Source: an optimization exercise on an open RTL-to-GDS flow (aim: small area). Production flows keep margins and buffers that such runs may drop. Only simulation tests tie the RTL to the original design; equivalence was not proved. The series may have gaps, and a smaller design here may also do less where the tests do not look. Power figures rest on the tool's default switching activity, not on a simulated workload.

===== flow/run.sh =====
#!/bin/bash
# synth_recipe.tcl (not shown) runs the flow's synth.tcl, then flattens the netlist and writes it again
# the make line also repeats each setting of config.mk as NAME=value (left out here)
make -C /OpenROAD-flow-scripts/flow DESIGN_CONFIG=/design/flow/config.mk WORK_HOME=/design/flow/orfs CLKGATE_MAP_FILE= SYNTH_SCRIPT=/design/flow/synth_recipe.tcl finish

===== flow/config.mk =====
export PLATFORM = sky130hd
export DESIGN_NAME = top_soc
export DESIGN_NICKNAME = top_soc
export VERILOG_FILES = /design/flow/design.v
export SDC_FILE = /design/flow/constraint.sdc
export NUM_CORES = 4
export LEC_CHECK = 0
export CAP_MARGIN = 20
export CORE_MARGIN = 2
export CORE_UTILIZATION = 40
export SLEW_MARGIN = 20

===== flow/constraint.sdc =====
create_clock -name core_clock -period 5.0 [get_ports {ACLK}]
set_input_delay 1.0000 -clock core_clock [delete_from_list [all_inputs] [get_ports {ACLK}]]
set_output_delay 1.0000 -clock core_clock [all_outputs]
set_load 0.01 [all_outputs]

===== flow/design.v =====
module addr_decode (
    input  logic [31:0] addr,
    output logic        sel_ctrl,
    output logic        sel_status,
    output logic        sel_data_in,
    output logic        sel_data_out,
    output logic        addr_valid
);
    always_comb begin
        sel_ctrl     = 1'b0;
        sel_status   = 1'b0;
        sel_data_in  = 1'b0;
        sel_data_out = 1'b0;
        addr_valid   = 1'b1;
        if (addr[1:0] != 2'b00) begin
            addr_valid = 1'b0;
        end else begin
            case (addr[5:2])
                4'h0: sel_ctrl     = 1'b1;  
                4'h1: sel_status   = 1'b1;  
                4'h2: sel_data_in  = 1'b1;  
                4'h3: sel_data_out = 1'b1;  
                default: addr_valid = 1'b0;
            endcase
        end
    end
endmodule
module reg_block (
    input  logic        clk,
    input  logic        rst_n,
    input  logic        wr_en,
    input  logic [31:0] wdata,
    input  logic        wr_sel_ctrl,
    input  logic        wr_sel_data_in,
    input  logic        rd_en,
    input  logic        rd_sel_ctrl,
    input  logic        rd_sel_status,
    input  logic        rd_sel_data_in,
    input  logic        rd_sel_data_out,
    input  logic        status_busy,
    input  logic [31:0] ip_data_out,
    output logic [31:0] rdata,
    output logic        ctrl_enable,
    output logic [31:0] data_in
);
    always_ff @(posedge clk or negedge rst_n) begin
        if (!rst_n) begin
            ctrl_enable <= 1'b0;
            data_in     <= 32'b0;
        end else if (wr_en) begin
            if (wr_sel_ctrl)
                ctrl_enable <= wdata[0];
            if (wr_sel_data_in)
                data_in <= wdata;
        end
    end
    always_comb begin
        rdata = 32'b0;
        if (rd_en) begin
            unique case (1'b1)
                rd_sel_ctrl:
                    rdata = {31'b0, ctrl_enable};
                rd_sel_status:
                    rdata = {31'b0, status_busy};
                rd_sel_data_in:
                    rdata = data_in;
                rd_sel_data_out:
                    rdata = ip_data_out;
                default:
                    rdata = 32'hDEADBEEF;  
            endcase
        end
    end
endmodule
module custom_ip #(
    parameter DATA_WIDTH = 32,
    parameter LATENCY    = 4
)(
    input  logic                  clk,
    input  logic                  rst_n,
    input  logic                  ctrl_enable,
    input  logic [DATA_WIDTH-1:0] data_in,
    output logic                  status_busy,
    output logic [DATA_WIDTH-1:0] data_out
);
    logic [$clog2(LATENCY+1)-1:0] cnt;
    logic                         active;
    always_ff @(posedge clk or negedge rst_n) begin
        if (!rst_n) begin
            cnt         <= '0;
            active      <= 1'b0;
            status_busy <= 1'b0;
            data_out    <= '0;
        end else begin
            if (ctrl_enable && !active) begin
                active      <= 1'b1;
                status_busy <= 1'b1;
                cnt         <= '0;
            end
            if (active) begin
                cnt <= cnt + 1'b1;
                if (cnt == LATENCY-1) begin
                    active      <= 1'b0;
                    status_busy <= 1'b0;
                    data_out <= data_in + 32'h10;
                end
            end
        end
    end
endmodule
module axi_lite_slave #(
    parameter ADDR_WIDTH = 32,
    parameter DATA_WIDTH = 32
)(
    input  logic                  ACLK,
    input  logic                  ARESETN,
    output logic                  ctrl_enable,
    output logic [DATA_WIDTH-1:0] data_in,
    input  logic                  status_busy,
    input  logic [DATA_WIDTH-1:0] data_out,
    input  logic                  AWVALID,
    output logic                  AWREADY,
    input  logic [ADDR_WIDTH-1:0] AWADDR,
    input  logic                  WVALID,
    output logic                  WREADY,
    input  logic [DATA_WIDTH-1:0] WDATA,
    output logic                  BVALID,
    input  logic                  BREADY,
    output logic [1:0]            BRESP,
    input  logic                  ARVALID,
    output logic                  ARREADY,
    input  logic [ADDR_WIDTH-1:0] ARADDR,
    output logic                  RVALID,
    input  logic                  RREADY,
    output logic [DATA_WIDTH-1:0] RDATA,
    output logic [1:0]            RRESP
);
    logic [ADDR_WIDTH-1:0] aw_addr;
    logic [ADDR_WIDTH-1:0] ar_addr;
    logic [DATA_WIDTH-1:0] wdata;
    logic aw_seen;
    logic w_seen;
    logic wr_en;
    logic rd_en;
    logic wr_addr_valid;
    logic rd_addr_valid;
    logic [DATA_WIDTH-1:0] reg_rdata;
    logic wr_sel_ctrl, wr_sel_status, wr_sel_data_in, wr_sel_data_out;
    addr_decode u_wr_decode (
        .addr        (aw_addr),
        .sel_ctrl    (wr_sel_ctrl),
        .sel_status  (wr_sel_status),
        .sel_data_in (wr_sel_data_in),
        .sel_data_out(wr_sel_data_out),
        .addr_valid  (wr_addr_valid)
    );
    logic rd_sel_ctrl, rd_sel_status, rd_sel_data_in, rd_sel_data_out;
    addr_decode u_rd_decode (
        .addr        (ar_addr),
        .sel_ctrl    (rd_sel_ctrl),
        .sel_status  (rd_sel_status),
        .sel_data_in (rd_sel_data_in),
        .sel_data_out(rd_sel_data_out),
        .addr_valid  (rd_addr_valid)
    );
    reg_block u_regblock (
        .clk             (ACLK),
        .rst_n           (ARESETN),
        .wr_en           (wr_en),
        .wdata           (wdata),
        .wr_sel_ctrl     (wr_sel_ctrl),
        .wr_sel_data_in  (wr_sel_data_in),
        .rd_en           (rd_en),
        .rd_sel_ctrl     (rd_sel_ctrl),
        .rd_sel_status   (rd_sel_status),
        .rd_sel_data_in  (rd_sel_data_in),
        .rd_sel_data_out (rd_sel_data_out),
        .status_busy     (status_busy),
        .ip_data_out     (data_out),
        .rdata           (reg_rdata),
        .ctrl_enable     (ctrl_enable),
        .data_in         (data_in)
    );
    always_ff @(posedge ACLK or negedge ARESETN) begin
        if (!ARESETN) begin
            AWREADY <= 1'b1;
            WREADY  <= 1'b1;
            BVALID  <= 1'b0;
            BRESP   <= 2'b00;
            aw_seen <= 1'b0;
            w_seen  <= 1'b0;
            wr_en   <= 1'b0;
            aw_addr <= '0;
            wdata   <= '0;
        end else begin
            wr_en <= 1'b0;
            AWREADY <= !aw_seen && !BVALID;
            WREADY  <= !w_seen  && !BVALID;
            if (AWVALID && AWREADY) begin
                aw_addr <= AWADDR;
                aw_seen <= 1'b1;
            end
            if (WVALID && WREADY) begin
                wdata  <= WDATA;
                w_seen <= 1'b1;
            end
            if (aw_seen && w_seen && !BVALID) begin
                wr_en  <= 1'b1;
                BVALID <= 1'b1;
                BRESP  <= wr_addr_valid ? 2'b00 : 2'b10;  
                aw_seen <= 1'b0;
                w_seen  <= 1'b0;
            end
            if (BVALID && BREADY) begin
                BVALID <= 1'b0;
            end
        end
    end
    always_ff @(posedge ACLK or negedge ARESETN) begin
        if (!ARESETN) begin
            ARREADY <= 1'b1;
            RVALID  <= 1'b0;
            RDATA   <= '0;
            RRESP   <= 2'b00;
            rd_en   <= 1'b0;
            ar_addr <= '0;
        end else begin
            rd_en <= 1'b0;
            ARREADY <= !RVALID || (RVALID && RREADY);
            if (ARVALID && ARREADY) begin
                ar_addr <= ARADDR;
                rd_en   <= 1'b1;
                RVALID  <= 1'b1;
            end
            if (rd_en) begin
                RDATA <= reg_rdata;
                RRESP <= rd_addr_valid ? 2'b00 : 2'b10;  
            end
            if (RVALID && RREADY) begin
                RVALID <= 1'b0;
            end
        end
    end
endmodule
module top_soc #(
    parameter ADDR_WIDTH = 32,
    parameter DATA_WIDTH = 32
)(
    input  logic                  ACLK,
    input  logic                  ARESETN,
    input  logic                  AWVALID,
    output logic                  AWREADY,
    input  logic [ADDR_WIDTH-1:0] AWADDR,
    input  logic                  WVALID,
    output logic                  WREADY,
    input  logic [DATA_WIDTH-1:0] WDATA,
    output logic                  BVALID,
    input  logic                  BREADY,
    output logic [1:0]            BRESP,
    input  logic                  ARVALID,
    output logic                  ARREADY,
    input  logic [ADDR_WIDTH-1:0] ARADDR,
    output logic                  RVALID,
    input  logic                  RREADY,
    output logic [DATA_WIDTH-1:0] RDATA,
    output logic [1:0]            RRESP
);
    logic        ctrl_enable;
    logic [31:0] data_in;
    logic        status_busy;
    logic [31:0] data_out;
    axi_lite_slave #(
        .ADDR_WIDTH (ADDR_WIDTH),
        .DATA_WIDTH (DATA_WIDTH)
    ) u_axi_slave (
        .ACLK       (ACLK),
        .ARESETN    (ARESETN),
        .AWVALID    (AWVALID),
        .AWREADY    (AWREADY),
        .AWADDR     (AWADDR),
        .WVALID     (WVALID),
        .WREADY     (WREADY),
        .WDATA      (WDATA),
        .BVALID     (BVALID),
        .BREADY     (BREADY),
        .BRESP      (BRESP),
        .ARVALID    (ARVALID),
        .ARREADY    (ARREADY),
        .ARADDR     (ARADDR),
        .RVALID     (RVALID),
        .RREADY     (RREADY),
        .RDATA      (RDATA),
        .RRESP      (RRESP),
        .ctrl_enable(ctrl_enable),
        .data_in    (data_in),
        .status_busy(status_busy),
        .data_out   (data_out)
    );
    custom_ip #(
        .DATA_WIDTH (DATA_WIDTH),
        .LATENCY    (4)
    ) u_custom_ip (
        .clk         (ACLK),
        .rst_n       (ARESETN),
        .ctrl_enable (ctrl_enable),
        .data_in     (data_in),
        .status_busy (status_busy),
        .data_out    (data_out)
    );
endmodule

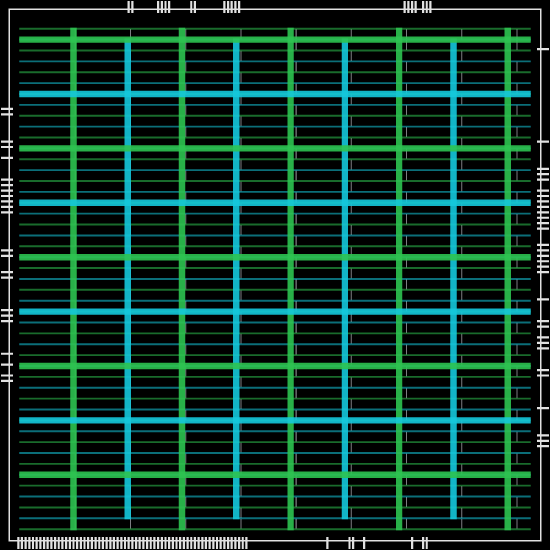
(run_1/pdn.png)
(4 px per um) Pins as bars on the die edge. Tap cells in grey.
colour	net
cyan	VDD
green	VSS
met5 straps	9
rows	46

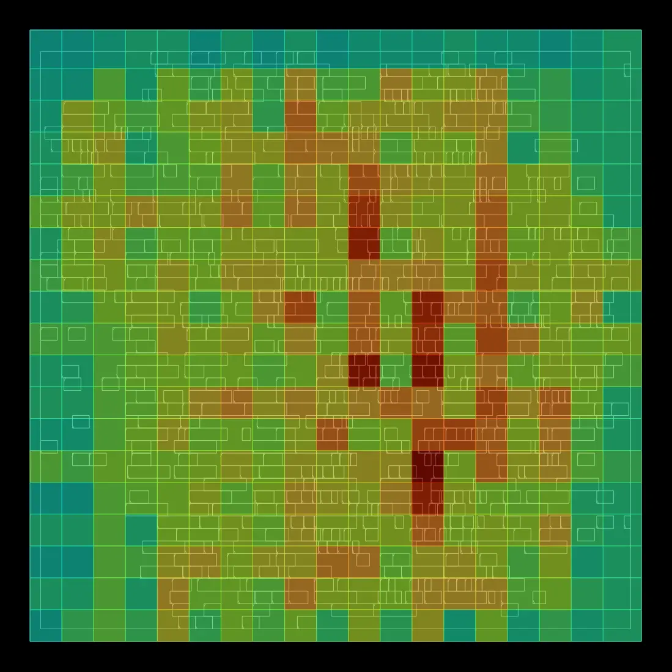
(run_1/final_congestion.png)
global routing usage summed across all routing layers: 16.8%
global-route met3 utilization: 4.56%
busiest metal layer after global routing: met1
per-cell routed wire length: 16.4 um

==> impl_summary.log, run 1 <==
INFO  metric outcome = finished clean
INFO  metric totalNegativeSetupSlack = 0 ns
INFO  metric drt-total-wl = 14.1 mm
INFO  metric crit_end_element = flip-flop
INFO  metric tightest_slew = 1.06 ns
INFO  metric synth_edf_count = 0
INFO  metric floorplan.initialDensity = 41.3%
INFO  metric timing.slew.headroom = 29.2%
INFO  metric holdPathStages = 1
INFO  metric clock-sinks = 157
INFO  metric post_cts.resized_instances = 0
INFO  metric synth_top_cell_area_share = 58.3%
INFO  metric clock_insertion_delay_worst_skew = 0.42 ns
INFO  metric async_flop_share = 100%
INFO  metric share_of_post_route_cells_with_drive_strength_above_1 = 19.0%
INFO  metric met2_capacity_usage_during_global_routing = 24.0%
INFO  metric post_cts_hold_buffer_count = 0
INFO  metric placementRows = 46
INFO  metric critical-path-max-stage-delay = 0.93 ns
INFO  metric rsz0062_at_grt = false
INFO  metric synth_instances = 556
INFO  metric netlist-cell-type-count = 42
INFO  metric crit_arrival = 2.90 ns
INFO  metric final-setup-viol-count = 0
INFO  metric design.final.nets = 742
INFO  metric cts_root_buf = clkbuf_16
INFO  metric total_leakage_power = 0.00348 uW
INFO  metric area_growth = 25.2%
INFO  metric reg2reg_setup_slack = 2.45 ns
INFO  metric synthFlopType = dfrtp_1
INFO  metric grt_util_met1 = 24.7%
INFO  metric synth_area_per_cell = 11.9 um2
INFO  metric worstPathMaxFanout = 25
INFO  metric vias_per_cell = 5.19
INFO  metric remaining_drc_errors = 0
INFO  metric cts-buffers-inserted = 17
INFO  metric synth_area = 6610 um2
INFO  metric ios = 144
INFO  metric grt_pass1_wl = 23.5 mm
INFO  metric cts-htree-levels = 4
INFO  metric synth.area.top_cells = dfrtp_1, mux2_2, nand2_1
INFO  metric period_share = 51.1%
INFO  metric area_enclosed_by_the_die_boundary = 17600 um2
INFO  metric clk_pin_slew = 0.06 ns
INFO  metric via_count = 4493
INFO  metric place.port_buffers = 89
INFO  metric finalMaxSlewViolations = 0
INFO  metric power.combinational.fraction = 18.9%
INFO  metric initial_drt_markers = 294
INFO  metric clock_skew = 0.0145 ns
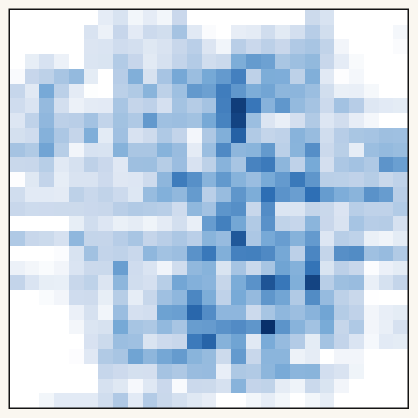
(run_1/wire_density.png)
(3 px per um) The die is cut into 27 by 27 equal tiles; white is low, dark blue is high, scaled to the fullest tile. Values are wire area over tile area, all layers added.
densest ninth of the die	centre
tiles over half the peak	13%
nearly empty tiles	16%
emptiest ninth of the die	south-west
mean over tiles	0.13

-- run 1: how the worst max path moves through the flow --
| stage | startpoint | endpoint | slack [ns] | depth (start not counted) |
|---|---|---|---|---|
| after floorplan | WVALID | u_axi_slave.wdata[10]$_DFFE_PN0P_ | 3.05 | 3 |
| after global placement | u_axi_slave.ar_addr[5]$_DFFE_PN0P_ | u_axi_slave.RDATA[29]$_DFFE_PN0P_ | 2.58 | 4 |
| after detailed placement | u_axi_slave.ar_addr[5]$_DFFE_PN0P_ | u_axi_slave.RDATA[24]$_DFFE_PN0P_ | 2.50 | 4 |
| after CTS | u_axi_slave.AWREADY$_DFF_PN1_ | AWREADY | 2.48 | 1 |
| after global routing | u_axi_slave.ar_addr[5]$_DFFE_PN0P_ | u_axi_slave.RDATA[24]$_DFFE_PN0P_ | 2.31 | 4 |
| final | u_axi_slave.ar_addr[5]$_DFFE_PN0P_ | u_axi_slave.RDATA[24]$_DFFE_PN0P_ | 2.45 | 4 |
-- run 1: kinds of logic (layout without fill, tap and decap cells) --
kind of cell | Yosys count | in the layout | share of synthesized area [%]
other cells | 1 | 2 | 0.0568
fa+ha+maj | 3 | 3 | 0.568
compound gates | 106 | 106 | 10.3
mux | 77 | 77 | 13.1
flops | 157 | 157 | 59.5
simple gates | 158 | 158 | 12.2
xor+xnor | 11 | 11 | 1.46
buf+inv | 43 | 135 | 2.86
-- run 1: metal layers --
metal	up-vias	part of all wire, %
li1	2156	-
met1	2226	51
met2	98	44
met3	13	4.4
met4	0	0.86
met5	-	0
-- run 1: worst register-to-register path, delay by kind of cell (launching register included) --
| family | cells | cell delay [ns] |
|---|---|---|
| AOI/OAI and AO/OA | 1 | 0.23 |
| and+or+nand+nor | 3 | 1.87 |
| DFF | 1 | 0.38 |
-- run 1: area by class of cell --
type                    instances  share of cell area [%]
clock inverters                 6                    1.01
multi-input cells             357                    30.1
well taps                     216                    3.27
clock buffers                  26                    6.28
repair buffers                 96                    11.5
flip-flops and latches        157                    47.5
inverters                       7                   0.318
-- run 1: registers in the layout, summed over array words and instances, names as in the netlist, 3 cells and up --
register,count
u_axi_slave.wdata,32
u_custom_ip.cnt,3
u_axi_slave.u_regblock.data_in,32
u_axi_slave.ar_addr,6
u_axi_slave.RDATA,32
u_axi_slave.aw_addr,6
u_custom_ip.data_out,32
-- run 1: per-stage QoR --
| stage | cells | util (%) | area (um2) | hold slack, ns | setup WS [ns] |
|---|---|---|---|---|---|
| 5_1_grt | 865 | 51.7 | 8270 | 0.446 | 2.31 |
| 3_3_place_gp | 832 | 47.8 | 7650 | 0.414 | 2.58 |
| 3_5_place_dp | 832 | 47.8 | 7660 | 0.420 | 2.50 |
| 6_report | 865 | 51.7 | 8270 | 0.423 | 2.45 |
| 4_1_cts | 864 | 51.6 | 8260 | 0.428 | 2.48 |
| 2_1_floorplan | 557 | - | 6610 | 0.392 | 3.05 |
-- run 1: power groups by stage --
stage / combinational (uW) / sequential [uW] / clock [uW]
floorplan: 537 / 1910 / 0
global placement: 738 / 1970 / 0
detailed placement: 772 / 2000 / 0
CTS: 775 / 1980 / 1330
global route: 864 / 2040 / 1380
finish: 766 / 1980 / 1300
-- run 1: cell usage in the layout (no fill, tap or decap), types with 3 or more instances in the layout --
cell,netlist,layout
a21oi_1,25,25
a221o_1,7,7
a22oi_1,23,23
a31oi_1,12,12
and2_1,5,4
and3_1,3,3
and4_1,7,7
buf_4,3,6
clkbuf_1,27,3
clkbuf_16,0,17
clkbuf_8,0,6
clkdlybuf4s50_1,0,88
clkinv_2,0,3
dfrtp_1,154,154
dfstp_2,3,3
ha_1,3,3
inv_1,7,7
mux2_2,76,76
nand2_1,48,48
nand3_1,11,11
nand4_1,8,8
nor2_1,44,44
nor2b_1,8,8
o211ai_1,3,3
o21ai_0,26,26
o31ai_1,6,6
or3_1,5,5
or4_1,8,8
xor2_1,9,9
--- run 2 (diff from run 1) ---
==> flow/design.v (replaced) <==
module top_soc #(
    parameter ADDR_WIDTH = 32,
    parameter DATA_WIDTH = 32
)(
    input  logic                  ACLK,
    input  logic                  ARESETN,
    input  logic                  AWVALID,
    output logic                  AWREADY,
    input  logic [ADDR_WIDTH-1:0] AWADDR,
    input  logic                  WVALID,
    output logic                  WREADY,
    input  logic [DATA_WIDTH-1:0] WDATA,
    output logic                  BVALID,
    input  logic                  BREADY,
    output logic [1:0]            BRESP,
    input  logic                  ARVALID,
    output logic                  ARREADY,
    input  logic [ADDR_WIDTH-1:0] ARADDR,
    output logic                  RVALID,
    input  logic                  RREADY,
    output logic [DATA_WIDTH-1:0] RDATA,
    output logic [1:0]            RRESP
);
    logic       aw_ok;
    logic [1:0] aw_cls;
    assign aw_ok  = (AWADDR[1:0] == 2'b00) && (AWADDR[5:4] == 2'b00);
    assign aw_cls = {!aw_ok || AWADDR[2], !aw_ok || (AWADDR[3] && !AWADDR[2])};
    logic       ar_ok;
    logic [2:0] ar_cls;
    assign ar_ok  = (ARADDR[1:0] == 2'b00) && (ARADDR[5:4] == 2'b00);
    assign ar_cls = !ar_ok ? 3'd5 : {1'b0, ARADDR[3:2]} + 3'd1;
    logic        aw_seen, w_seen, wr_en, bresp_err;
    logic [1:0]  awc;
    logic [31:0] wdata;
    logic [2:0]  rq;
    logic        rresp_err;
    logic        ctrl_enable;
    logic [31:0] din;
    logic        din_set;       
    logic        active;
    logic [1:0]  cnt;
    logic [31:0] dout;
    logic        dout_set;      
    logic        dout_reg;      
    assign BRESP = {bresp_err, 1'b0};
    assign RRESP = {rresp_err, 1'b0};
    logic aw_hs, w_hs, wr_go;
    assign aw_hs = AWVALID && AWREADY;
    assign w_hs  = WVALID && WREADY;
    assign wr_go = aw_seen && w_seen && !BVALID;
    always_ff @(posedge ACLK or negedge ARESETN) begin
        if (!ARESETN) begin
            AWREADY   <= 1'b1;
            WREADY    <= 1'b1;
            BVALID    <= 1'b0;
            bresp_err <= 1'b0;
            aw_seen   <= 1'b0;
            w_seen    <= 1'b0;
            wr_en     <= 1'b0;
        end else begin
            AWREADY <= !aw_seen && !BVALID;
            WREADY  <= !w_seen && !BVALID;
            aw_seen <= !wr_go && (aw_hs || aw_seen);
            w_seen  <= !wr_go && (w_hs || w_seen);
            wr_en   <= wr_go;
            BVALID  <= wr_go || (BVALID && !BREADY);
            if (wr_go)
                bresp_err <= (awc == 2'b11);
        end
    end
    always_ff @(posedge ACLK) begin
        if (aw_hs)
            awc <= aw_cls;
        if (w_hs)
            wdata <= WDATA;
    end
    logic wr_din;
    assign wr_din = wr_en && (awc == 2'b01);
    always_ff @(posedge ACLK or negedge ARESETN) begin
        if (!ARESETN) begin
            ctrl_enable <= 1'b0;
            din_set     <= 1'b0;
        end else begin
            if (wr_en && awc == 2'b00)
                ctrl_enable <= wdata[0];
            if (wr_din)
                din_set <= 1'b1;
        end
    end
    always_ff @(posedge ACLK) begin
        if (wr_din)
            din <= wdata;
    end
    logic done;
    assign done = active && (cnt == 2'd3);
    always_ff @(posedge ACLK or negedge ARESETN) begin
        if (!ARESETN) begin
            active   <= 1'b0;
            dout_set <= 1'b0;
            dout_reg <= 1'b0;
        end else begin
            active <= active ? !done : ctrl_enable;
            if (done) begin
                dout_set <= 1'b1;
                dout_reg <= din_set;
            end
        end
    end
    always_ff @(posedge ACLK) begin
        cnt <= active ? cnt + 2'd1 : 2'd0;
        if (done)
            dout <= {din[31:4] + 28'd1, din[3:0]};
    end
    logic ar_hs;
    assign ar_hs = ARVALID && ARREADY;
    logic [31:0] rval;
    always_comb begin
        case (rq)
            3'd1:    rval = {31'b0, ctrl_enable};
            3'd2:    rval = {31'b0, active};
            3'd3:    rval = din_set ? din : 32'b0;
            3'd4:    rval = !dout_set ? 32'b0 : (dout_reg ? dout : 32'h10);
            default: rval = 32'hDEADBEEF;
        endcase
    end
    always_ff @(posedge ACLK or negedge ARESETN) begin
        if (!ARESETN) begin
            ARREADY   <= 1'b1;
            RVALID    <= 1'b0;
            RDATA     <= '0;
            rresp_err <= 1'b0;
            rq        <= 3'd0;
        end else begin
            ARREADY <= !RVALID || RREADY;
            RVALID  <= RVALID ? !RREADY : ar_hs;
            rq      <= ar_hs ? ar_cls : 3'd0;
            if (rq != 3'd0) begin
                RDATA     <= rval;
                rresp_err <= (rq == 3'd5);
            end
        end
    end
endmodule
==> run 2 against run 1 <==
  * Sequential share of layout area rose by 9.4 points
  * Critical endpoint is now RDATA[16]$_DFFE_PN0P_
  * Clock skew fell by 0.0069 ns
  * Critical path depth did not move
  * Design area fell by 10%
  * Highest routed layer unchanged
  * Sequential power fell by 17%
  * Clock-buffer cell count fell by 2
==> impl_summary.log, run 2 <==
INFO  metric outcome = finished clean
INFO  metric cts_root_buf = clkbuf_16
INFO  metric global_route.peak_usage_layer = met2
INFO  metric design.final.nets = 598 (-19%)
INFO  metric total_leakage_power = 0.00280 uW (-20%)
INFO  metric rsz0062_at_grt = false
INFO  metric cts-htree-levels = 4 (unchanged)
INFO  metric synth_commonest_cells = edfxtp_1, nor2_1, dfrtp_1
INFO  metric crit_arrival = 3.16 ns (+0.26 ns)
INFO  metric clock_skew = 0.00765 ns (-0.00688 ns)
INFO  metric via_count = 3449 (-23%)
INFO  metric async_flop_share = 33.3% (-67 points)
INFO  metric met2_capacity_usage_during_global_routing = 26.6% (+2.5 points)
INFO  metric drt-total-wl = 11.2 mm (-21%)
INFO  metric clk_pin_slew = 0.06 ns (about the same)
INFO  metric floorplan.initialDensity = 41.1% (-0.19 points)
INFO  metric synth_edf_count = 98 (+98)
INFO  metric track_usage = 16.4% (-0.40 points)
INFO  metric synth_instances = 399 (-28%)
INFO  metric synth_area = 5730 um2 (-13%)
INFO  metric post_cts.resized_instances = 0 (unchanged)
INFO  metric synthDominantAreaCellType = edfxtp_1
INFO  metric synth_area_per_cell = 14.4 um2 (+21%)
INFO  metric initial_drt_markers = 268 (-8.8%)
INFO  metric largest_register_ff_count = 33
INFO  metric place.port_buffers = 89 (unchanged)
INFO  metric area_enclosed_by_the_die_boundary = 15300 um2 (-13%)
INFO  metric remaining_drc_errors = 0 (unchanged)
INFO  metric finalHoldViolations = 0
INFO  metric cts-buffers-inserted = 17 (unchanged)
INFO  metric totalNegativeSetupSlack = 0 ns (unchanged)
INFO  metric clock_insertion_delay_worst_skew = 0.43 ns (about the same)
INFO  metric clock-sinks = 150 (-4.5%)
INFO  metric post_cts_hold_buffer_count = 0 (unchanged)
INFO  metric final.hold.worst_slack = 0.410 ns (-0.0137 ns)
INFO  metric ios = 144 (unchanged)
INFO  metric final-setup-viol-count = 0 (unchanged)
INFO  metric tightest_slew = 0.933 ns (-0.129 ns)
INFO  metric timing.slew.headroom = 37.8% (+8.6 points)
INFO  metric netlist-cell-type-count = 42 (unchanged)
INFO  metric grt_pass1_wl = 18.3 mm (-22%)
INFO  metric final_cell_count_no_fill = 685 (-21%)
INFO  metric timing.final.ws_setup = 2.14 ns (-0.307 ns)
INFO  metric critical-path-max-stage-delay = 0.81 ns (-0.12 ns)
INFO  metric share_of_post_route_cells_with_drive_strength_above_1 = 9.31% (-9.6 points)
INFO  metric finalMaxSlewViolations = 0 (unchanged)
INFO  metric final_common_cell = edfxtp_1
INFO  metric synth.area.top_cells = edfxtp_1, dfrtp_1, nor2_1
INFO  metric dp_slack = 2.07 ns (-0.426 ns)
INFO  metric placed_cells = 653 (-22%)
INFO  metric most_frequent_cells_in_the_layout = edfxtp_1, clkdlybuf4s50_1, nor2_1
INFO  metric crit_end_element = flip-flop
INFO  metric synthFlopType = edfxtp_1
INFO  metric vias_per_cell = 5.04 (-3.1%)
==> run 2: metrics by stage <==
stage                     util (%)  area [um2]
after floorplan                  -        5730
after global placement        48.6        6780
after detailed placement      48.6        6780
after CTS                     53.4        7450
after global routing          53.4        7450
final                         53.4        7450
==> run 2: layout make-up <==
| type | count | area (um2) |
|---|---|---|
| Fill cell | 1174 | 6490 |
| Sequential cell | 150 | 4240 |
| Multi-Input combinational cell | 209 | 1310 |
| Timing Repair Buffer | 95 | 931 |
| Clock buffer | 24 | 502 |
| Tap cell | 180 | 225 |
| Clock inverter | 8 | 166 |
| Inverter | 19 | 71.3 |
==> run 2: final timing paths <==
check / from / endpoint / cells past startpoint
max in group asynchronous: ARESETN / RDATA[24]$_DFFE_PN0P_ / 2
worst min register to register: wdata[26]$_DFFE_PP_ / din[26]$_DFFE_PP_ / 0
worst min-delay path: wdata[26]$_DFFE_PP_ / din[26]$_DFFE_PP_ / 0
min in group asynchronous: ARESETN / RDATA[9]$_DFFE_PN0P_ / 2
worst max register to register: rq[2]$_DFF_PN0_ / RDATA[16]$_DFFE_PN0P_ / 4
worst max-delay path: rq[2]$_DFF_PN0_ / RDATA[16]$_DFFE_PN0P_ / 4
==> run 2: power breakdown <==
| group | internal [uW] | switching [uW] |
|---|---|---|
| Combinational | 255 | 239 |
| Clock | 949 | 472 |
| Sequential | 1550 | 104 |
==> run 2: per-layer routing <==
metal  wire (um)  vias to the layer above
met5           0                        -
met4         251                        0
met3         803                       20
met2        5690                      129
met1        4500                     1653
li1            -                     1647
==> run 2: kinds of logic (layout without fill, tap and decap cells) <==
kind of cell               Yosys count  count (layout)  share of synthesized area, %
DFF                                150             150                          74.0
and+or+nand+nor                    133             133                          11.4
AOI/OAI and AO/OA                   41              41                          5.81
buffers and inverters               41             146                          3.15
xor gates and xnor gates            26              26                          3.98
muxes                                4               4                         0.939
adders and majority gates            3               3                         0.656
other                                1               2                        0.0655
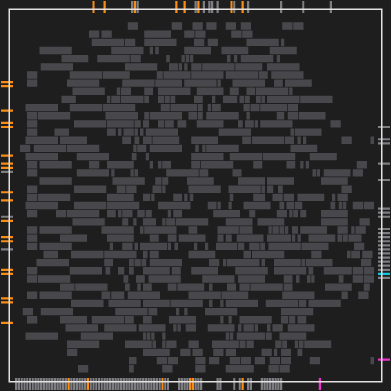
(run_2/pins.png)
(3 px per um) Pins as bars across the die edge, other pins in grey.
colour	port	pins	direction	edge
magenta	BRESP	2	output	1 east, 1 south
orange	WDATA	32	input	18 west, 8 north, 6 south
cyan	RVALID	1	output	east
all pins by edge	81 south, 22 east, 21 west, 20 north

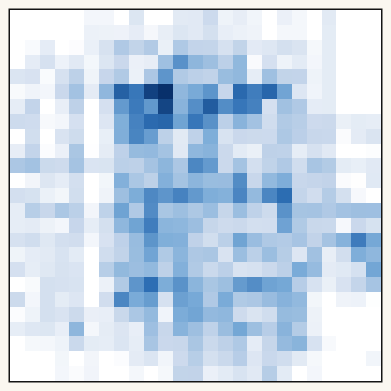
(run_2/wire_density.png)
(3 px per um) The die is cut into 25 by 25 equal tiles; white is low, dark blue is high, scaled to the fullest tile. Values are wire area over tile area, all layers added.
fullest tile	0.50
mean over tiles	0.12
nearly empty tiles	16%
tiles over half the peak	10%

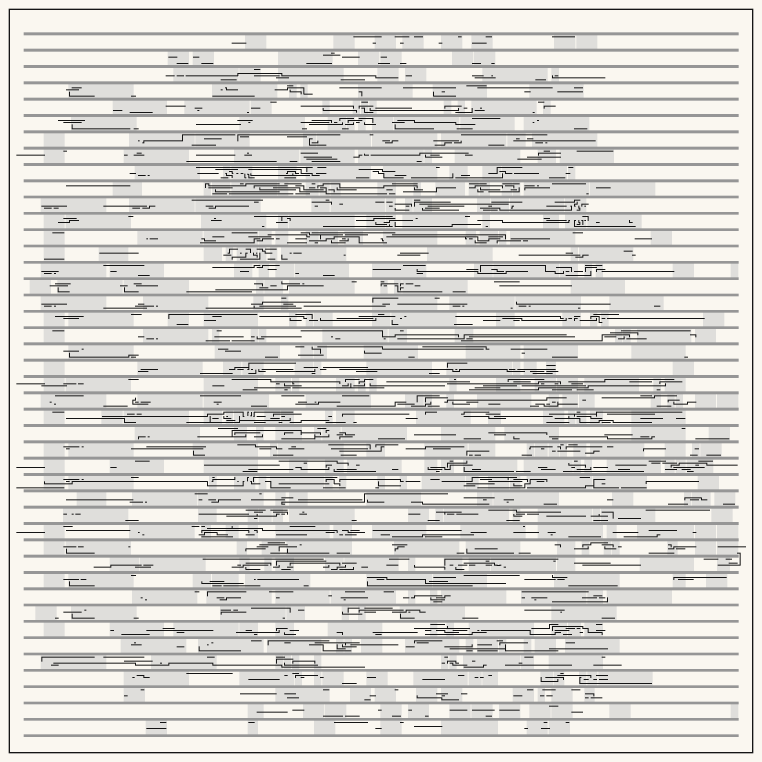
(run_2/met1.png)
(6 px per um) Supply wires on this layer in grey. Cells faint in the background.
wire length on this layer	4500 um
nets with wire on the layer	476

--- run 3 (diff from run 2) ---
==> flow/flow/run.sh (new file) <==
#!/bin/bash
# Own layout flow: the standard ORFS flow, with two changes that only
# affect how much buffering is added:
#  - port buffers are sky130_fd_sc_hd__buf_1 (one per used port, as usual);
#  - CTS runs without dummy loads.
# Each tool's output goes to the ORFS logs under orfs/logs/; make's own
# output goes to flow_make.log here.
set -euo pipefail
export BUFFER_PORTS_ARGS="-buffer_cell sky130_fd_sc_hd__buf_1"
export CTS_ARGS="-sink_clustering_enable -repair_clock_nets -dont_use_dummy_load"
bash standard.sh > flow_make.log 2>&1
==> flow/standard.sh (new file) <==
#!/bin/bash
# synth_recipe.tcl (not shown) runs the flow's synth.tcl, then flattens the netlist and writes it again
# the make line also repeats each setting of config.mk as NAME=value (left out here)
make -C /OpenROAD-flow-scripts/flow DESIGN_CONFIG=/design/flow/config.mk WORK_HOME=/design/flow/orfs CLKGATE_MAP_FILE= SYNTH_SCRIPT=/design/flow/synth_recipe.tcl "${@:-finish}"
removed: flow/run.sh
==> run 3 against run 2 <==
  * Highest routed layer unchanged
  * Global-route usage is 1.1 points lower
  * Critical endpoint is now RDATA[21]$_DFFE_PN0P_
  * Power decreased by 15%
  * Still clean
  * Utilization fell by 5.7 points
  * Hold slack improved by 0.0042 ns
  * Largest cell class unchanged
  * Maximum frequency increased by 0.62%
  * Combinational power down 23%
==> impl_summary.log, run 3 <==
INFO  metric outcome = finished clean
INFO  metric netlist-cell-type-count = 42 (unchanged)
INFO  metric synthDominantAreaCellType = edfxtp_1
INFO  metric floorplan.initialDensity = 41.1% (unchanged)
INFO  metric final_cell_count_no_fill = 670 (-2.2%)
INFO  metric clock_skew = 0.0139 ns (+0.00624 ns)
INFO  metric post_cts.resized_instances = 0 (unchanged)
INFO  metric ios = 144 (unchanged)
INFO  metric async_flop_share = 33.3% (unchanged)
INFO  metric largest_register_ff_count = 33 (unchanged)
INFO  metric tightest_slew = 0.947 ns (+0.0131 ns)
INFO  metric cts-buffers-inserted = 17 (unchanged)
INFO  metric share_seq_of_total_power = 54.8% (+8.5 points)
INFO  metric synth_area_per_cell = 14.4 um2 (unchanged)
INFO  metric design.final.nets = 598 (unchanged)
INFO  metric power.switching = 744 uW (-8.8%)
INFO  metric remaining_drc_errors = 0 (unchanged)
INFO  metric crit_arrival = 3.12 ns (-0.04 ns)
INFO  metric synth_instances = 399 (unchanged)
INFO  metric total_leakage_power = 0.00245 uW (-12%)
INFO  metric totalNegativeSetupSlack = 0 ns (unchanged)
INFO  metric clock-sinks = 150 (unchanged)
INFO  metric synth_area = 5730 um2 (unchanged)
INFO  metric cell_internal_power = 2280 uW (-17%)
INFO  metric place.port_buffers = 89 (unchanged)
INFO  metric post_cts_hold_buffer_count = 0 (unchanged)
INFO  metric synth_edf_count = 98 (unchanged)
INFO  metric dp_slack = 2.09 ns (+0.0131 ns)
INFO  metric synthFlopType = edfxtp_1
INFO  metric share_clk_of_total_power = 32.7% (-7.1 points)
INFO  metric finalMaxSlewViolations = 0 (unchanged)
INFO  metric clock_insertion_delay_worst_skew = 0.41 ns (-0.02 ns)
INFO  metric critical-path-max-stage-delay = 0.79 ns (-0.02 ns)
INFO  metric synth_commonest_cells = edfxtp_1, nor2_1, dfrtp_1
INFO  metric power.combinational.fraction = 12.5% (-1.3 points)
==> run 3: cell counts after synthesis <==
No cell type changed its count.
==> run 3: power by group through the flow <==
stage | clock, uW | combinational, uW | sequential (uW)
after floorplan | 0 | 221 | 1680
after global placement | 0 | 376 | 1670
after detailed placement | 0 | 389 | 1680
after CTS | 1020 | 390 | 1660
after global routing | 1070 | 429 | 1680
final | 988 | 379 | 1650
==> run 3: kinds of logic (layout without fill, tap and decap cells) <==
logic type                 count (synthesis)  after routing  share of synthesized area, %
adders and majority gates                  3              3                         0.656
AOI/OAI and AO/OA                         41             41                          5.81
and+or+nand+nor                          133            133                          11.4
buffers and inverters                     41            131                          3.15
DFF                                      150            150                          74.0
xor gates and xnor gates                  26             26                          3.98
muxes                                      4              4                         0.939
other                                      1              2                        0.0655
==> run 3: layout make-up <==
cell class | instances | area [um2]
inverter | 19 | 71.3
tap | 180 | 225
timing repair buffer | 95 | 380
multi-input combinational | 209 | 1310
sequential | 150 | 4240
clock buffer | 17 | 425
fill | 1245 | 7280
==> run 3: through the flow <==
step,utilization (%),hold slack [ns]
after global routing,47.8,0.423
final,47.8,0.414
after detailed placement,44.7,0.405
after global placement,44.7,0.405
after CTS,47.8,0.416
after floorplan,-,0.392
==> run 3: final timing paths <==
path	depth (start not counted)	startpoint	slack, ns	to
min	0	wdata[29]$_DFFE_PP_	0.41	din[29]$_DFFE_PP_
max	4	rq[2]$_DFF_PN0_	2.16	RDATA[21]$_DFFE_PN0P_
max in group asynchronous	2	ARESETN	3.82	RDATA[18]$_DFFE_PN0P_
max reg2reg	4	rq[2]$_DFF_PN0_	2.16	RDATA[21]$_DFFE_PN0P_
min reg2reg	0	wdata[29]$_DFFE_PP_	0.41	din[29]$_DFFE_PP_
min in group asynchronous	2	ARESETN	0.70	RDATA[9]$_DFFE_PN0P_
==> run 3: routing by layer <==
| layer | global-route usage, % | vias to the layer above | wire, um |
|---|---|---|---|
| li1 | - | 1629 | - |
| met1 | 18.3 | 1669 | 4690 |
| met2 | 25.4 | 87 | 5410 |
| met3 | 5.13 | 10 | 636 |
| met4 | 6.32 | 0 | 139 |
| met5 | 0 | - | 0 |
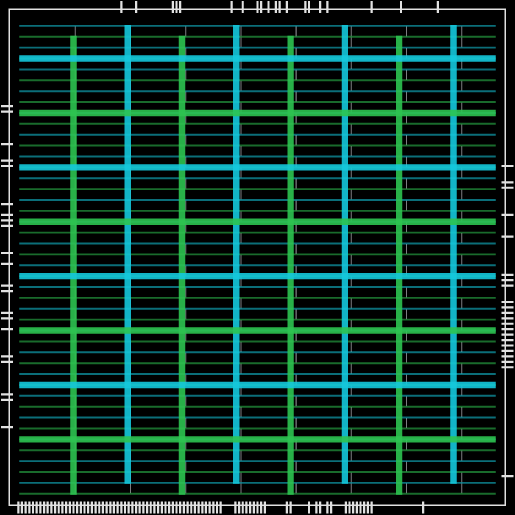
(run_3/pdn.png)
(4 px per um) Pins as bars on the die edge. Tap cells in grey.
colour	net
cyan	VDD
green	VSS
met5 straps	8
rows	43
met1 rails	44
tap cells	180
signal pins	144

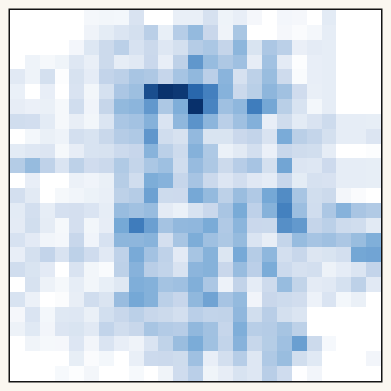
(run_3/wire_density.png)
(3 px per um) The die is cut into 25 by 25 equal tiles; white is low, dark blue is high, scaled to the fullest tile. Values are wire area over tile area, all layers added.
mean over tiles	0.11
fullest tile	0.54
nearly empty tiles	15%

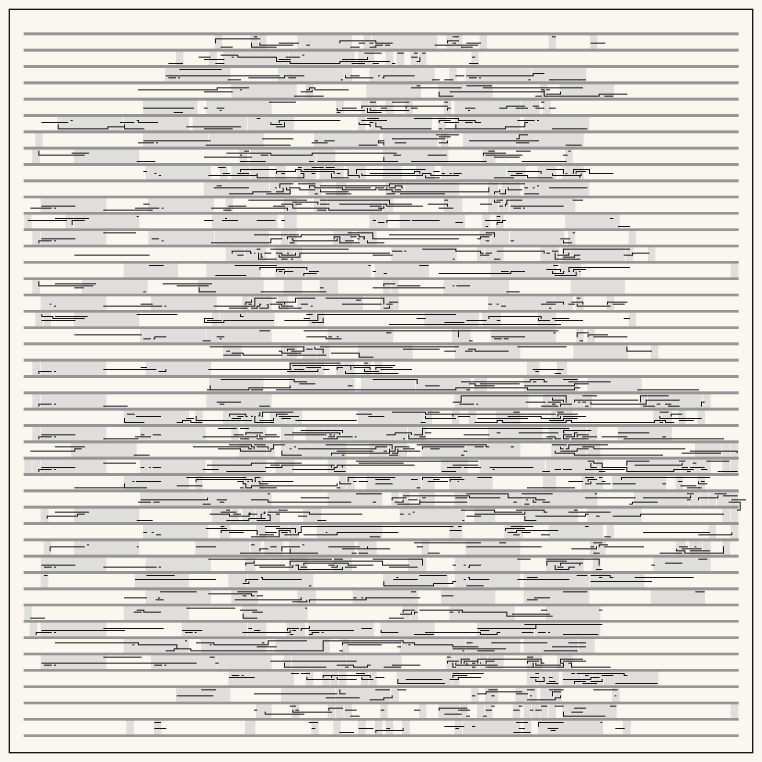
(run_3/met1.png)
(6 px per um) Supply wires on this layer in grey. Cells faint in the background.
number of vias in the routed layout: 3395
GR Util met1: 18.3%
drt total wl: 10.9 mm

--- run 4 (diff from run 3) ---
--- a/flow/design.v
+++ b/flow/design.v
@@ -29,7 +29,7 @@
     logic [2:0] ar_cls;
     assign ar_ok  = (ARADDR[1:0] == 2'b00) && (ARADDR[5:4] == 2'b00);
     assign ar_cls = !ar_ok ? 3'd5 : {1'b0, ARADDR[3:2]} + 3'd1;
-    logic        aw_seen, w_seen, wr_en, bresp_err;
+    logic        bresp_err;
     logic [1:0]  awc;
     logic [31:0] wdata;
     logic [2:0]  rq;
@@ -44,25 +44,28 @@
     logic        dout_reg;      
     assign BRESP = {bresp_err, 1'b0};
     assign RRESP = {rresp_err, 1'b0};
+    logic aw_q, w_q;
+    logic aw_seen, w_seen, wr_en;
+    assign aw_seen = aw_q && !BVALID;
+    assign w_seen  = w_q;
+    assign wr_en   = aw_q && BVALID;
     logic aw_hs, w_hs, wr_go;
     assign aw_hs = AWVALID && AWREADY;
     assign w_hs  = WVALID && WREADY;
-    assign wr_go = aw_seen && w_seen && !BVALID;
+    assign wr_go = aw_seen && w_seen;
     always_ff @(posedge ACLK or negedge ARESETN) begin
         if (!ARESETN) begin
             AWREADY   <= 1'b1;
             WREADY    <= 1'b1;
             BVALID    <= 1'b0;
             bresp_err <= 1'b0;
-            aw_seen   <= 1'b0;
-            w_seen    <= 1'b0;
-            wr_en     <= 1'b0;
+            aw_q      <= 1'b0;
+            w_q       <= 1'b0;
         end else begin
-            AWREADY <= !aw_seen && !BVALID;
-            WREADY  <= !w_seen && !BVALID;
-            aw_seen <= !wr_go && (aw_hs || aw_seen);
-            w_seen  <= !wr_go && (w_hs || w_seen);
-            wr_en   <= wr_go;
+            AWREADY <= !aw_q && !BVALID;
+            WREADY  <= !w_q && !BVALID;
+            aw_q    <= !BVALID && (aw_hs || aw_q);
+            w_q     <= !BVALID && !wr_go && (w_hs || w_q);
             BVALID  <= wr_go || (BVALID && !BREADY);
             if (wr_go)
                 bresp_err <= (awc == 2'b11);
@@ -106,10 +109,27 @@
             end
         end
     end
+    logic [32:4] inc_c;
+    logic [31:4] inc_s;
+    genvar gi;
+    generate
+        for (gi = 4; gi < 32; gi = gi + 1) begin : g_inc
+            if (gi == 4)
+                assign inc_c[gi] = 1'b1;
+            else if (gi == 14)
+                assign inc_c[gi] = &din[13:4];
+            else if (gi == 23)
+                assign inc_c[gi] = &din[22:4];
+            else
+                assign inc_c[gi] = din[gi-1] & inc_c[gi-1];
+            assign inc_s[gi] = din[gi] ^ inc_c[gi];
+        end
+    endgenerate
+    assign inc_c[32] = 1'b0;
     always_ff @(posedge ACLK) begin
         cnt <= active ? cnt + 2'd1 : 2'd0;
         if (done)
-            dout <= {din[31:4] + 28'd1, din[3:0]};
+            dout <= {inc_s, din[3:0]};
     end
     logic ar_hs;
     assign ar_hs = ARVALID && ARREADY;
==> flow/flow/run.sh (replaced) <==
#!/bin/bash
# Own layout flow: the standard ORFS flow (standard.sh) with these changes,
# which only change how the logic is mapped and how much buffering is added:
#  - synthesis is synth_recipe.tcl unchanged except that ABC maps the
#    combinational logic with flow/area.abc (area-oriented);
#  - port buffers are sky130_fd_sc_hd__buf_1 (still one on every used port);
#  - CTS uses clkbuf_8 and no dummy loads.
# make's output goes to flow_make.log; each ORFS step keeps its own log in
# orfs/logs/.
set -euo pipefail
here=$(pwd)
cat flow/abc_override.tcl synth_recipe.tcl > my_synth.tcl
sed "s#SYNTH_SCRIPT=[^ ]*#SYNTH_SCRIPT=$here/my_synth.tcl#" standard.sh > my_standard.sh
grep -q "SYNTH_SCRIPT=$here/my_synth.tcl" my_standard.sh
export MY_ABC_SCRIPT=$here/flow/area.abc
export BUFFER_PORTS_ARGS="-buffer_cell sky130_fd_sc_hd__buf_1"
export CTS_ARGS="-sink_clustering_enable -repair_clock_nets -dont_use_dummy_load -buf_list sky130_fd_sc_hd__clkbuf_8"
bash my_standard.sh > flow_make.log 2>&1
==> flow/flow/abc_override.tcl (new file) <==
# Prepended to the standard flow's synthesis script (synth_recipe.tcl): the combinational
# mapping (Yosys's abc call) uses the area-oriented ABC script named by
# MY_ABC_SCRIPT instead of ORFS's speed script. Everything else, including the
# flip-flop mapping, is the standard synthesis.
proc abc {args} {
  set i [lsearch $args -script]
  if {$i >= 0 && [info exists ::env(MY_ABC_SCRIPT)] && $::env(MY_ABC_SCRIPT) ne ""} {
    lset args [expr {$i + 1}] $::env(MY_ABC_SCRIPT)
  }
  yosys abc {*}$args
}
==> flow/flow/area.abc (new file) <==
&get -n
&st
&syn2
&dch -f
&nf -a -R 1000
&put
topo
dnsize -c
==> run 4 against run 3 <==
  * Maximum frequency down 0.41%
  * Synthesized cell count shrank 10%
  * Worst setup slack worse by 0.012 ns
  * Register-to-register slack barely moved
  * First-iteration DRC count fell by 17%
  * Clock skew increased by 0.0077 ns
  * Combinational power down 13%
  * Area after synthesis shrank 4.4%
  * Non-clock buffer count did not move
  * Global-route usage is 0.73 points lower
==> impl_summary.log, run 4 <==
INFO  metric total_leakage_power = 0.00230 uW (-6.4%)
INFO  metric clock-sinks = 149 (-0.67%)
INFO  metric synth_area_per_cell = 15.2 um2 (+6.2%)
INFO  metric netlist-cell-type-count = 35 (-17%)
INFO  metric async_flop_share = 32.9% (-0.45 points)
INFO  metric finalMaxSlewViolations = 0 (unchanged)
INFO  metric via_count = 3139 (-7.5%)
INFO  metric largest_register_ff_count = 33 (unchanged)
INFO  metric area.sequential = 4210 um2 (-0.59%)
INFO  metric drt-total-wl = 9.95 mm (-8.5%)
INFO  metric ios = 144 (unchanged)
INFO  metric crit_arrival = 3.02 ns (-0.10 ns)
INFO  metric synthFlopType = edfxtp_1
INFO  metric totalNegativeSetupSlack = 0 ns (unchanged)
INFO  metric synth_edf_count = 98 (unchanged)
INFO  metric n_fill_cell = 1186 (-4.7%)
INFO  metric synth_instances = 359 (-10%)
INFO  metric post_cts_hold_buffer_count = 0 (unchanged)
INFO  metric tightest_slew = 1.02 ns (+0.0693 ns)
INFO  metric floorplan.initialDensity = 41.2% (+0.075 points)
INFO  metric clock_insertion_delay_worst_skew = 0.43 ns (+0.02 ns)
INFO  metric place.port_buffers = 89 (unchanged)
INFO  metric synthDominantAreaCellType = edfxtp_1
INFO  metric cts-buffers-inserted = 17 (unchanged)
INFO  metric remaining_drc_errors = 0 (unchanged)
INFO  metric outcome = finished clean
INFO  metric design.final.nets = 599 (+0.17%)
==> run 4: cell count changes after synthesis, sizes merged, moves of 12 or more <==
| cell | before | now |
|---|---|---|
| inv | 19 | 0 |
| a31oi | 1 | 24 |
| xnor2 | 13 | 0 |
| a221oi | 23 | 1 |
| nand2 | 13 | 60 |
| clkinv | 0 | 13 |
| clkbuf | 12 | 0 |
| nor2 | 63 | 31 |
| ha | 3 | 26 |
==> run 4: routing by layer <==
metal	part of all wire [%]	track usage (%)	routed length, um
met1	41	16.5	4040
met2	53	25.8	5310
met3	4.6	3.71	454
met4	1.3	6.54	132
met5	0	0	0
==> run 4: layout make-up <==
type,count,share of cell area [%]
clock buffer,17,3.71
inverter,13,0.774
multi-input combinational,194,19.1
sequential,149,66.8
tap,176,3.49
timing repair buffer,95,6.04
==> run 4: cells by family (layout without fill, tap and decap cells) <==
kind of cell / count (synthesis) / after routing / share of synthesized area (%)
other cells: 1 / 2 / 0.0685
xor+xnor: 3 / 3 / 0.480
buf+inv: 17 / 125 / 1.44
mux: 1 / 1 / 0.206
compound gates: 44 / 44 / 5.55
fa+ha+maj: 26 / 26 / 5.94
simple gates: 118 / 118 / 9.35
flops: 149 / 149 / 77.0
==> run 4: worst max-delay path: stages, from the launching register on <==
cell	delay (ns)
edfxtp_1	0.43
ha_1	0.25
nand3_1	0.10
nor3_1	0.08
and2_0	0.14
ha_1	0.19
ha_1	0.19
ha_1	0.18
ha_1	0.18
ha_1	0.18
ha_1	0.19
ha_1	0.18
ha_1	0.18
xor2_1	0.14
==> run 4: per-stage QoR <==
step	utilization [%]	cells	total power (uW)	cell area (um2)
after global routing	47.4	644	2740	6300
after CTS	47.4	644	2630	6300
after floorplan	-	360	1820	5480
final	47.4	644	2590	6300
after detailed placement	45.6	627	1980	6070
after global placement	45.6	627	1960	6060
==> run 4: where the power goes <==
group / total (uW) / switching (uW) / leakage [uW] / internal (uW)
clock network: 653 / 354 / 0.000122 / 300
logic: 330 / 217 / 0.000654 / 113
registers: 1610 / 84.8 / 0.00152 / 1530
total: 2590 / 656 / 0.00230 / 1940
==> run 4: worst paths after layout <==
check                                    from                    end  slack (ns)  depth (start not counted)
min                        wdata[3]$_DFFE_PP_       din[3]$_DFFE_PP_        0.41                          0
max in group asynchronous             ARESETN  RDATA[23]$_DFFE_PN0P_        3.86                          2
max reg2reg                  din[4]$_DFFE_PP_     dout[31]$_DFFE_PP_        2.15                         13
min reg2reg                wdata[3]$_DFFE_PP_       din[3]$_DFFE_PP_        0.41                          0
max                          din[4]$_DFFE_PP_     dout[31]$_DFFE_PP_        2.15                         13
min in group asynchronous             ARESETN   RDATA[2]$_DFFE_PN0P_        0.69                          2
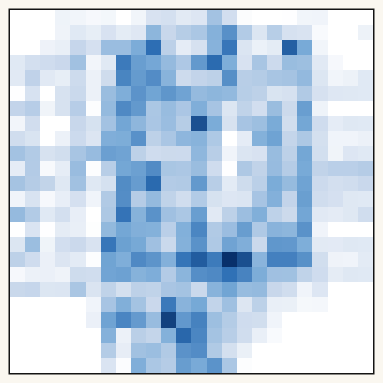
(run_4/wire_density.png)
(3 px per um) The die is cut into 24 by 24 equal tiles; white is low, dark blue is high, scaled to the fullest tile. Values are wire area over tile area, all layers added.
global routing usage summed across all routing layers: 14.6%
per-cell routed wire length: 15.4 um

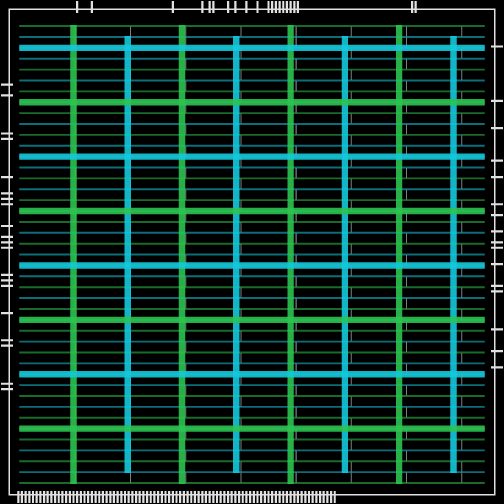
(run_4/pdn.png)
(4 px per um) Pins as bars on the die edge. Tap cells in grey.
colour	net
cyan	VDD
green	VSS
tap cells	176
met1 rails	43

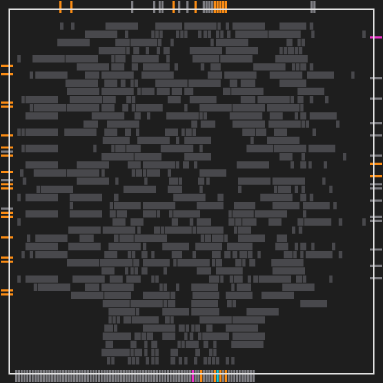
(run_4/pins.png)
(3 px per um) Pins as bars across the die edge, other pins in grey.
colour	port	pins	direction	edge
orange	WDATA	32	input	17 west, 9 north, 4 south, 2 east
cyan	RVALID	1	output	south
magenta	BRESP	2	output	1 east, 1 south
all pins by edge	87 south, 21 north, 20 west, 16 east

--- run 5 (diff from run 4) ---
--- a/flow/design.v
+++ b/flow/design.v
@@ -28,7 +28,7 @@
     logic       ar_ok;
     logic [2:0] ar_cls;
     assign ar_ok  = (ARADDR[1:0] == 2'b00) && (ARADDR[5:4] == 2'b00);
-    assign ar_cls = !ar_ok ? 3'd5 : {1'b0, ARADDR[3:2]} + 3'd1;
+    assign ar_cls = ar_ok ? {1'b1, ARADDR[3:2]} : 3'b001;
     logic        bresp_err;
     logic [1:0]  awc;
     logic [31:0] wdata;
@@ -116,10 +116,8 @@
         for (gi = 4; gi < 32; gi = gi + 1) begin : g_inc
             if (gi == 4)
                 assign inc_c[gi] = 1'b1;
-            else if (gi == 14)
-                assign inc_c[gi] = &din[13:4];
-            else if (gi == 23)
-                assign inc_c[gi] = &din[22:4];
+            else if (gi == 18)
+                assign inc_c[gi] = &din[17:4];
             else
                 assign inc_c[gi] = din[gi-1] & inc_c[gi-1];
             assign inc_s[gi] = din[gi] ^ inc_c[gi];
@@ -133,16 +131,19 @@
     end
     logic ar_hs;
     assign ar_hs = ARVALID && ARREADY;
+    logic s_hold, s_din, s_dout, s_inv, s_b0, s_b4;
+    assign s_hold = (rq == 3'b000);
+    assign s_din  = (rq == 3'b110) && din_set;
+    assign s_dout = (rq == 3'b111) && dout_set && dout_reg;
+    assign s_inv  = !rq[2] && rq[0];
+    assign s_b0   = ((rq == 3'b100) && ctrl_enable) || ((rq == 3'b101) && active);
+    assign s_b4   = (rq == 3'b111) && dout_set && !dout_reg;
     logic [31:0] rval;
-    always_comb begin
-        case (rq)
-            3'd1:    rval = {31'b0, ctrl_enable};
-            3'd2:    rval = {31'b0, active};
-            3'd3:    rval = din_set ? din : 32'b0;
-            3'd4:    rval = !dout_set ? 32'b0 : (dout_reg ? dout : 32'h10);
-            default: rval = 32'hDEADBEEF;
-        endcase
-    end
+    assign rval = ({32{s_hold}} & RDATA)
+                | ({32{s_din}}  & din)
+                | ({32{s_dout}} & dout)
+                | ({32{s_inv}}  & 32'hDEADBEEF)
+                | {27'b0, s_b4, 3'b0, s_b0};
     always_ff @(posedge ACLK or negedge ARESETN) begin
         if (!ARESETN) begin
             ARREADY   <= 1'b1;
@@ -154,10 +155,9 @@
             ARREADY <= !RVALID || RREADY;
             RVALID  <= RVALID ? !RREADY : ar_hs;
             rq      <= ar_hs ? ar_cls : 3'd0;
-            if (rq != 3'd0) begin
-                RDATA     <= rval;
-                rresp_err <= (rq == 3'd5);
-            end
+            RDATA <= rval;
+            if (!s_hold)
+                rresp_err <= s_inv;
         end
     end
 endmodule
==> flow/flow/area.abc (replaced) <==
&get -n
&st
&dch -f
&nf -a -R 1000
&put
topo
dnsize -c
==> run 5 against run 4 <==
  * Global-route usage about the same
  * Design area decreased by 2.4%
  * Worst setup slack got worse by 0.85 ns
  * Synthesized cell count decreased by 16%
  * Final cell count decreased by 9.2%
  * Sequential power about the same
  * Power decreased by 2.1%
  * Clock power increased by 0.8%
  * First-iteration DRC count increased by 8.4%
  * Clock-buffer cell count unchanged
  * Hold slack improved by 0.0079 ns
  * Still clean on timing, DRC and antenna
==> impl_summary.log, run 5 <==
INFO  metric area.sequential = 4210 um2 (unchanged)
INFO  metric largest_register_ff_count = 33 (unchanged)
INFO  metric via_count = 2993 (-4.7%)
INFO  metric crit_arrival = 3.88 ns (+0.86 ns)
INFO  metric uppermost_routed_layer = met4
INFO  metric remaining_drc_errors = 0 (unchanged)
INFO  metric critical_r2r_launch = din[4]$_DFFE_PP_
INFO  metric outcome = finished clean
INFO  metric wl_per_cell = 16.4 um (+6.3%)
INFO  metric r2r_cells = 17 (+4)
INFO  metric route.met3.wl = 718 um (+58%)
INFO  metric synth_instances = 300 (-16%)
INFO  metric crit_end = dout[31]$_DFFE_PP_
INFO  metric clock_insertion_delay_worst_skew = 0.43 ns (about the same)
INFO  metric synthDominantAreaCellType = edfxtp_1
INFO  metric post_cts_hold_buffer_count = 0 (unchanged)
INFO  metric clock-sinks = 149 (unchanged)
INFO  metric synth_area_per_cell = 17.8 um2 (+16%)
INFO  metric design.final.nets = 540 (-9.8%)
INFO  metric async_flop_share = 32.9% (unchanged)
INFO  metric finalMaxSlewViolations = 0 (unchanged)
INFO  metric tightest_slew = 0.838 ns (-0.177 ns)
INFO  metric totalNegativeSetupSlack = 0 ns (unchanged)
INFO  metric cts-buffers-inserted = 17 (unchanged)
INFO  metric total_leakage_power = 0.00227 uW (-1.3%)
INFO  metric n_fill_cell = 1185 (-0.084%)
INFO  metric final_util = 46.8% (-0.59 points)
INFO  metric worstSetupStartpoint = din[4]$_DFFE_PP_
## run 5: cell count changes after synthesis, moves of 2 or more
cell,change
a21oi_1,-2
a222oi_1,+25
a31oi_1,-24
and3_1,-2
nand2_1,-29
nor2_1,-22
nor3_1,-2
## run 5: per-stage QoR
step / total power, uW / area [um2] / hold slack [ns] / cells
CTS: 2580 / 6150 / 0.415 / 585
global route: 2670 / 6150 / 0.424 / 585
global placement: 1900 / 5910 / 0.403 / 568
detailed placement: 1910 / 5920 / 0.405 / 568
finish: 2540 / 6150 / 0.416 / 585
floorplan: 1790 / 5330 / 0.398 / 301
## run 5: cell families after synthesis
kind of cell	synth area share, %
flops	79.1
simple gates	5.66
compound gates	6.88
fa+ha+maj	6.11
buf+inv	1.41
xor+xnor	0.329
mux	0.423
other cells	0.0704
## run 5: how the worst min path moves through the flow
stage                         from           endpoint  slack (ns)  cells after the start
2_1_floorplan        w_q$_DFF_PN0_   WREADY$_DFF_PN1_        0.40                      1
3_3_place_gp   wdata[21]$_DFFE_PP_  din[21]$_DFFE_PP_        0.40                      0
3_5_place_dp   wdata[24]$_DFFE_PP_  din[24]$_DFFE_PP_        0.40                      0
4_1_cts        wdata[19]$_DFFE_PP_  din[19]$_DFFE_PP_        0.41                      0
5_1_grt        wdata[26]$_DFFE_PP_  din[26]$_DFFE_PP_        0.42                      0
6_report       wdata[19]$_DFFE_PP_  din[19]$_DFFE_PP_        0.42                      0
## run 5: critical path, stage by stage (launching register included)
cell and delay [ns]:
edfxtp_1 0.42, ha_1 0.25, nand4_1 0.13, nor4_1 0.08, ha_1 0.19, ha_1 0.18
ha_1 0.19, ha_1 0.19, ha_1 0.19, ha_1 0.18, ha_1 0.18, ha_1 0.19
ha_1 0.19, ha_1 0.20, ha_1 0.20, ha_1 0.20, ha_1 0.19, xor2_1 0.14
## run 5: per-layer routing
layer / up-vias / GRT usage (%)
li1: 1393 / -
met1: 1473 / 19.1
met2: 112 / 21.8
met3: 15 / 5.22
met4: 0 / 6.91
met5: - / 0
## run 5: layout make-up
class                   count  share of cell area (%)
clock buffers              17                    3.80
multi-input cells         136                    17.2
flip-flops and latches    149                    68.5
inverters                  12                   0.732
well taps                 176                    3.58
repair buffers             95                    6.19
## run 5: where the power goes
part,switching (uW),internal [uW],leakage [uW]
registers,79.7,1520,0.00149
logic,181,104,0.000654
clock network,359,299,0.000122
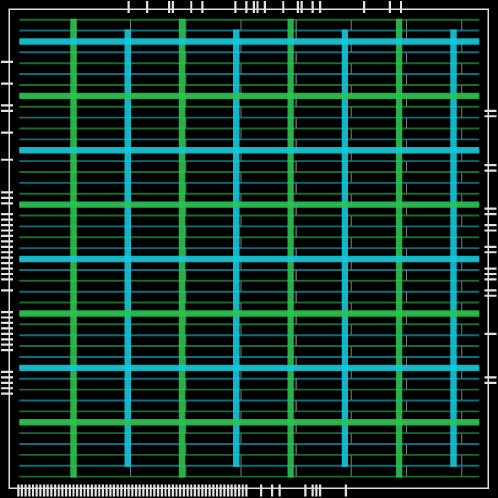
(run_5/pdn.png)
(4 px per um) Pins as bars on the die edge. Tap cells in grey.
colour	net
green	VSS
cyan	VDD
tap cells	176
met4 straps	8
rows	42

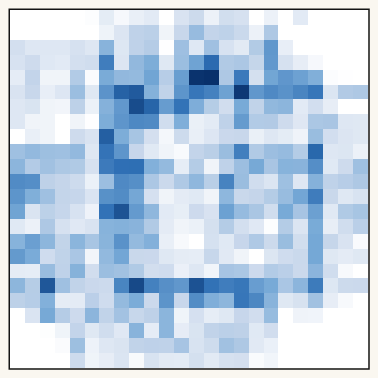
(run_5/wire_density.png)
(3 px per um) The die is cut into 24 by 24 equal tiles; white is low, dark blue is high, scaled to the fullest tile. Values are wire area over tile area, all layers added.
nearly empty tiles	14%
mean over tiles	0.11
tiles over half the peak	15%

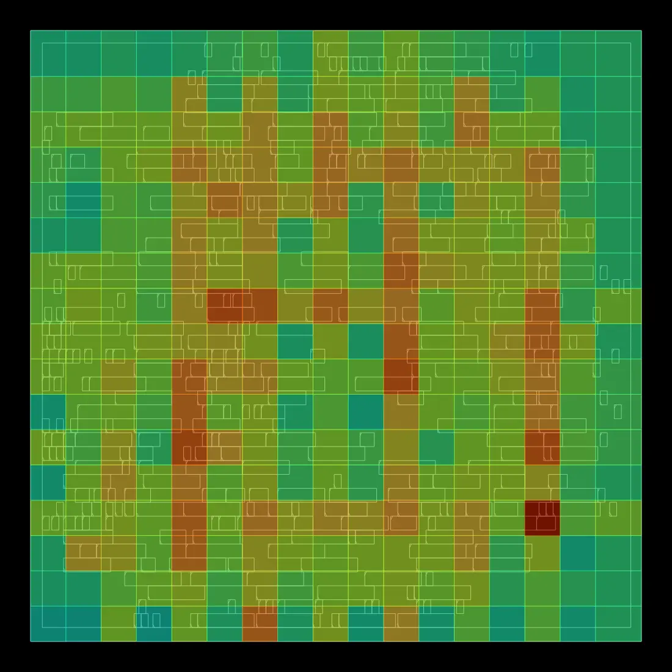
(run_5/final_congestion.png)
GR Util met1: 19.1%
busiest metal layer after global routing: met2

separate check: timing with driven ports:
How much do the figures lean on ideal ports? The routed layouts below were timed once more, with nothing changed but the port constraints.
Step 1 assumes that a clkbuf_16 drives the clock port and a buf_2 every other input.
Step 2 also shifts input and output timing later by t, the mid clock arrival at the registers, as if the neighbouring blocks saw the same clock.
Three values: ideal ports, drivers, drivers and shift; two values: the first two.
run | shift t [ns] | setup WS [ns] | worst hold slack (ns)
run 1 | 0.453 | 2.447 / 2.447 / 2.447 | 0.423 / 0.423 / 0.423
run 2 | 0.460 | 2.140 / 2.140 / 2.140 | 0.410 / 0.410 / 0.410
run 3 | 0.443 | 2.158 / 2.158 / 2.158 | 0.414 / 0.414 / 0.414
run 4 | 0.447 | 2.146 / 2.146 / 2.146 | 0.408 / 0.408 / 0.408
run 5 | 0.460 | 1.299 / 1.299 / 1.299 | 0.416 / 0.416 / 0.416
After both steps setup and hold are still met in every run listed.
